Source: an optimization exercise on an open RTL-to-GDS flow (aim: small area and a short achievable clock period). Production flows keep margins and buffers that such runs may drop. Function was checked by simulation only, so behaviour that the tests miss may differ from the original. Some runs may be left out. An edit can pass the tests and still lose a function that they never use.

## flow/config.mk

```make
export PLATFORM = sky130hd
export DESIGN_NAME = ohs_boost_l2
export DESIGN_NICKNAME = ohs_boost_l2
export VERILOG_FILES = /design/flow/design.v
export SDC_FILE = /design/flow/constraint.sdc
export NUM_CORES = 4
export LEC_CHECK = 0
export CAP_MARGIN = 20
export CORE_MARGIN = 2
export CORE_UTILIZATION = 40
export SLEW_MARGIN = 20
```

## flow/constraint.sdc

```tcl
create_clock -name core_clock -period 34.0 [get_ports {aclk}]
set_input_delay 6.8000 -clock core_clock [delete_from_list [all_inputs] [get_ports {aclk}]]
set_output_delay 6.8000 -clock core_clock [all_outputs]
set_load 0.01 [all_outputs]
```

## flow/design.v

```verilog
module ohs_boost_l2 #(
  parameter data_width = 32,
  parameter data_decimal = 22
)(
  input aclk, 
  input resetn, 
  input ce,
  input signed [data_width-1:0] kL,
  input signed [data_width-1:0] kRL,
  input signed [data_width-1:0] kC,
  input signed [data_width-1:0] kR,
  input signed [data_width-1:0] vdc,
  input S1_pwm,
  output wire signed [data_width-1:0] iL,
  output wire signed [data_width-1:0] vL,
  output reg signed [data_width-1:0] iC,
  output wire signed [data_width-1:0] vC,
  output wire signed [data_width-1:0] iLoad
);
wire signed [(data_width*2)-1:0] vL_k_ds;
reg signed [data_width-1:0] v2;
wire signed [data_width-1:0] vL_k;
reg signed [data_width-1:0] v1L;
reg signed [data_width-1:0] iL_1;
wire signed [(data_width*2)-1:0] vRL_k_ds;
wire signed [data_width-1:0] vRL_k;
reg signed [data_width-1:0] iCR;
wire signed [(data_width*2)-1:0] iC_k_ds;
wire signed [data_width-1:0] iC_k;
reg signed [data_width-1:0] vC_1;
wire signed [(data_width*2)-1:0] iR_k_ds;
wire signed [data_width-1:0] iR_k;
assign vRL_k_ds = $signed({{data_width{iL[data_width-1]}}, iL} * {{data_width{kRL[data_width-1]}}, kRL});
assign vRL_k = $signed(vRL_k_ds >>> data_decimal);
always @(posedge aclk)
  if (!resetn)
    v1L <= {data_width{1'b0}};
  else
    v1L <= vdc - vRL_k;
assign vL = v1L-v2;
assign vL_k_ds = $signed({{data_width{vL[data_width-1]}}, vL} * {{data_width{kL[data_width-1]}}, kL});
assign vL_k = $signed(vL_k_ds >>> data_decimal);
assign iL = vL_k + iL_1;
always @(posedge aclk)
  if (!resetn)
    iL_1 <= {data_width{1'b0}};
  else 
    if (ce)
      iL_1 <= iL;
  always @(posedge aclk)
    if (!resetn)
      iCR <= {data_width{1'b0}};
    else
      iCR <= S1_pwm? {data_width{1'b0}}: iL;
  always @(posedge aclk)
    if (!resetn)
      iC <= {data_width{1'b0}};
    else 
      iC <= iCR - iLoad;
  assign iC_k_ds = $signed({{data_width{iC[data_width-1]}}, iC} * {{data_width{kC[data_width-1]}}, kC});
  assign iC_k = $signed(iC_k_ds >>> data_decimal);
  assign vC = iC_k + vC_1;
  always @(posedge aclk)
    if (!resetn)
      vC_1 <= {data_width{1'b0}};
    else 
      if (ce)
        vC_1 <= vC;
  always @(posedge aclk)
    if (!resetn)
      v2 <= {data_width{1'b0}};
    else 
      v2 <= S1_pwm? {data_width{1'b0}}: vC;
  assign iR_k_ds = $signed({{data_width{vC[data_width-1]}}, vC} * {{data_width{kR[data_width-1]}}, kR});
  assign iR_k = $signed(iR_k_ds >>> data_decimal); 
  assign iLoad = iR_k;
endmodule
```

## flow/run.sh

```bash
#!/bin/bash
# synth_recipe.tcl (not shown) runs the flow's synth.tcl, then flattens the netlist and writes it again
# the make line also repeats each setting of config.mk as NAME=value (left out here)
make -C /OpenROAD-flow-scripts/flow DESIGN_CONFIG=/design/flow/config.mk WORK_HOME=/design/flow/orfs CLKGATE_MAP_FILE= SYNTH_SCRIPT=/design/flow/synth_recipe.tcl finish
```

==> results.py, run 1 <==
metrics = {
    "routing": {
        "top_layer": "met5",
        "drt-met1-wl_mm": 177,
        "dr.pass1.iters": 6,
        "ant_nets": 0,
        "dr.first_iter.drc_count": 6627,
    },
    "finish": {
        "antenna_cells": 14,
        "signal_buffers": 582,
        "seq_cells": 192,
        "clkCellAreaFrac": 0.00411,
        "seq_area_um2": 3850,
        "fin_nets": 19900,
    },
    "critical_path": {
        "cp_num_buf_inv": 14,
    },
    "cts": {
        "htree_levels": 4,
        "ctsRootBufferMaster": "clkbuf_16",
    },
    "yosys": {
        "yosys_warnings": 1,
        "netlist.area_leader.share": 0.549,
        "ys_ff_latch": 192,
        "synth.avg_cell_area_um2": 9.09,
        "synth_mux_area_frac": 0.00432,
        "synth_edf_count": 0,
    },
    "grt": {
        "grt_pass1_vias": 109000,
    },
    "placement": {
        "placed_cells": 19700,
        "dp_hpwl_mm": 327,
    },
    "min_path": {
        "hp-class": "reg -> reg",
    },
    "sta": {
        "fin_skew_ns": 0.0267,
        "setup_violations": 0,
    },
    "floorplanning": {
        "dieWidth_um": 593,
        "die_area_um2": 352000,
    },
    "status": {
        "status": "complete, no violations",
    },
}
==> run_1/layer_met1.png <==
(1 px per um) Supply wires on this layer in grey. Cells faint in the background.
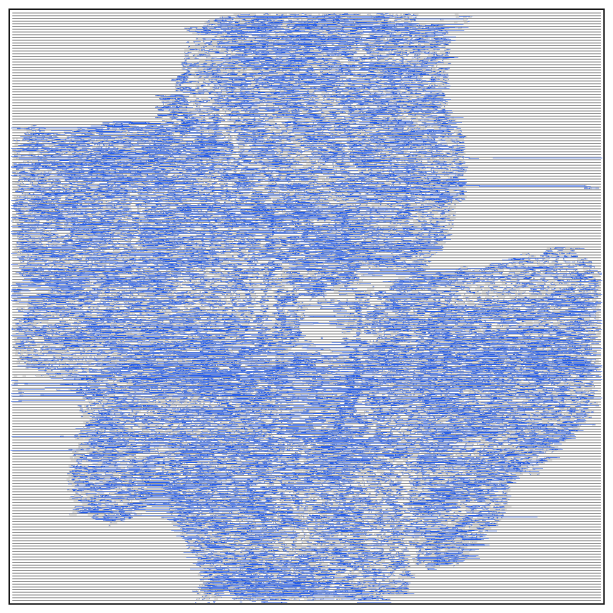
wire length on this layer: 177 mm
nets with wire on the layer: 17955
share of all routed wire: 42%
main direction: horizontal
longest straight run: 119 um
vias: 99500
met1 Track Usage GR: 0.342

==> run_1/layer_met2.png <==
(1 px per um)
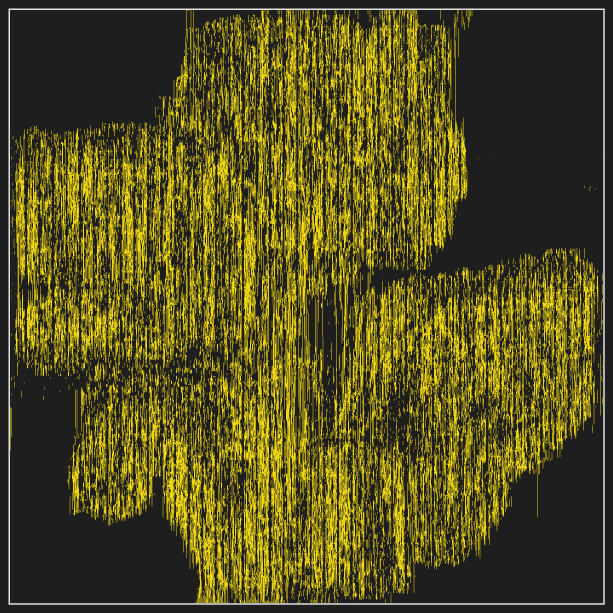
longest straight run: 163 um
wire length on this layer: 195 mm
share of all routed wire: 46%
main direction: vertical
DRT Wirelength: 424 mm
met2 Use GR: 0.404

==> run_1/layer_met3.png <==
(1 px per um) Cells faint in the background.
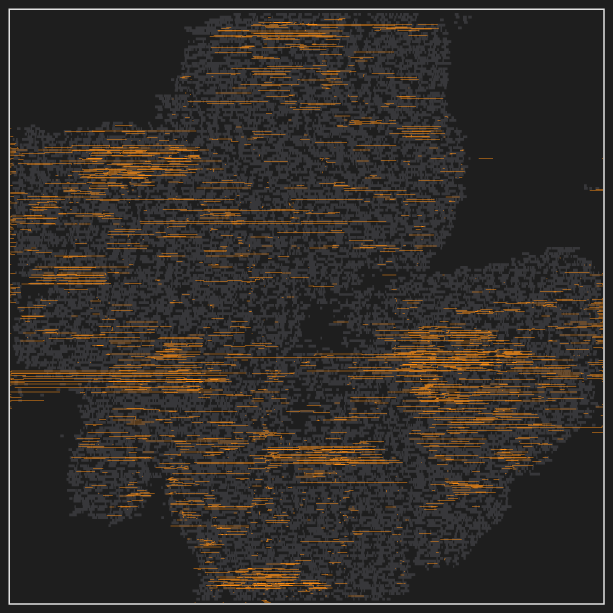
main direction: horizontal
share of all routed wire: 7.8%
nets with wire on the layer: 875
grt met3 use: 0.0401

==> run_1/layer_met4.png <==
(1 px per um) Supply wires on this layer in grey. Cells faint in the background.
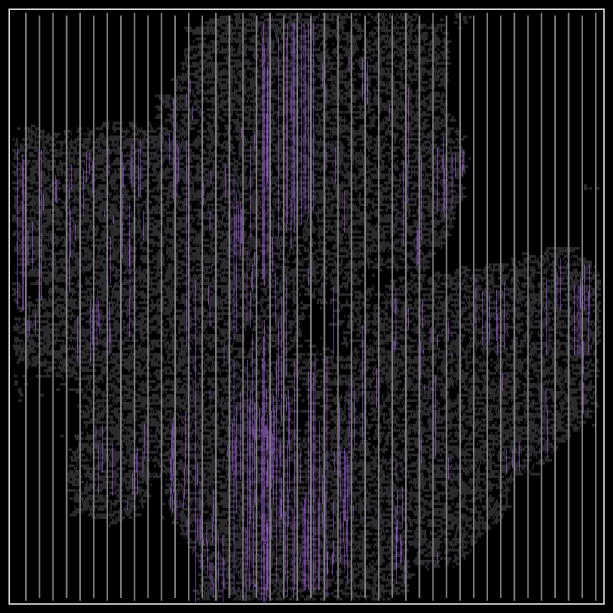
main direction: vertical
share of all routed wire: 4.3%
longest straight run: 322 um
nets with wire on the layer: 215
wire length on this layer: 18400 um

## Run 2: large edit since run 1, in outline
flow/design.v: 77 -> 6724 lines; modules unchanged: 0
  ohs_boost_l2: edited, 77 -> 6716 lines
  ohs_fa: new, 4 lines
  ohs_ha: new, 4 lines
==> module ohs_ha as of run 2 <==
module ohs_ha(input a, input b, output s, output co);
assign s = a ^ b;
assign co = a & b;
endmodule
==> module ohs_fa as of run 2 <==
module ohs_fa(input a, input b, input c, output s, output co);
assign s = a ^ b ^ c;
assign co = (a & b) | (a & c) | (b & c);
endmodule
--- a/flow/config.mk
+++ b/flow/config.mk
@@ -6,6 +6,9 @@
 export NUM_CORES = 4
 export LEC_CHECK = 0
+export ABC_AREA = 1
 export CAP_MARGIN = 20
 export CORE_MARGIN = 2
 export CORE_UTILIZATION = 40
 export SLEW_MARGIN = 20
+export SYNTH_HIERARCHICAL = 1
+export SYNTH_MINIMUM_KEEP_SIZE = 0
==> run_2/layer_met2.png <==
(1 px per um)
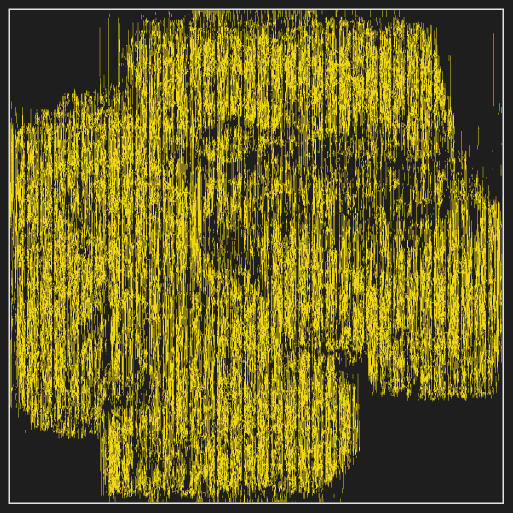
met2 Use GR: 0.566
DRT Wirelength: 489 mm
vias: 95700

==> run_2/placement.png <==
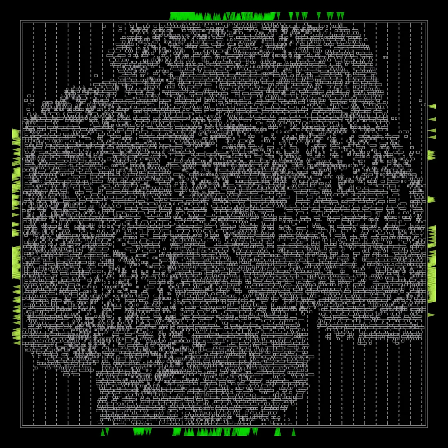
Layout Cells excl Fill: 14600
fill count: 23800
seq_cells: 160
Tap Cells: 3167

==> results.py, run 2 <==
metrics = {
    "status": {
        "status": "complete, no violations",
    },
    "yosys": {
        "netlist.area_leader.share": 0.371,
        "yosys_warnings": 7,
        "ys_ff_latch": 160,
        "synth_edf_count": 0,
        "synth.avg_cell_area_um2": 8.16,
        "synth_mux_area_frac": 0,
    },
    "routing": {
        "dr.pass1.iters": 9,
        "top_layer": "met5",
        "dr.first_iter.drc_count": 13000,
    },
    "floorplanning": {
        "die_area_um2": 243000,
        "dieWidth_um": 493,
    },
    "placement": {
        "placed_cells": 14500,
        "dp_hpwl_mm": 347,
    },
    "grt": {
        "grt_pass1_vias": 97000,
        "met3_usage": 0.144,
        "grt_use_met1": 0.480,
    },
    "finish": {
        "antenna_cells": 12,
        "seq_area_um2": 3240,
        "fin_nets": 13700,
        "signal_buffers": 643,
        "clkCellAreaFrac": 0.00587,
    },
    "cts": {
        "ctsRootBufferMaster": "clkbuf_16",
        "htree_levels": 4,
    },
    "sta": {
        "fin_skew_ns": 0.0432,
    },
    "min_path": {
        "hp-class": "reg -> reg",
    },
}

what the ideal ports hide:
No port has a modelled driver above. Below, the same layouts with a new extraction and two added sets of constraints. Step 1 sets driving cells, clkbuf_16 on the clock port and buf_2 on the other inputs (assumed; they add their load-dependent delay and slew). Step 2 times the ports against the registers' clock, not the clock port: input delays grow and output delays shrink by t, the midpoint of the rising clock arrivals with the driver on. Slacks: ideal / step 1 / step 2; pairs: ideal / step 1.
run	shift t [ns]	slack for setup (ns)	worst hold slack (ns)	clock arrival spread, ns	worst slew at a driven data input, ns
run 1	0.589	0.806 / 0.764 / 0.764	0.499 / 0.499 / 0.499	0.027 / 0.027	0.28
run 2	0.611	5.488 / 5.452 / 5.452	0.531 / 0.531 / 0.531	0.046 / 0.046	0.16
After both steps setup and hold are still met in every run listed. The setup slack of run 1, which loses most, moves by -0.042 ns with the drivers and by -0.042 ns with both steps.
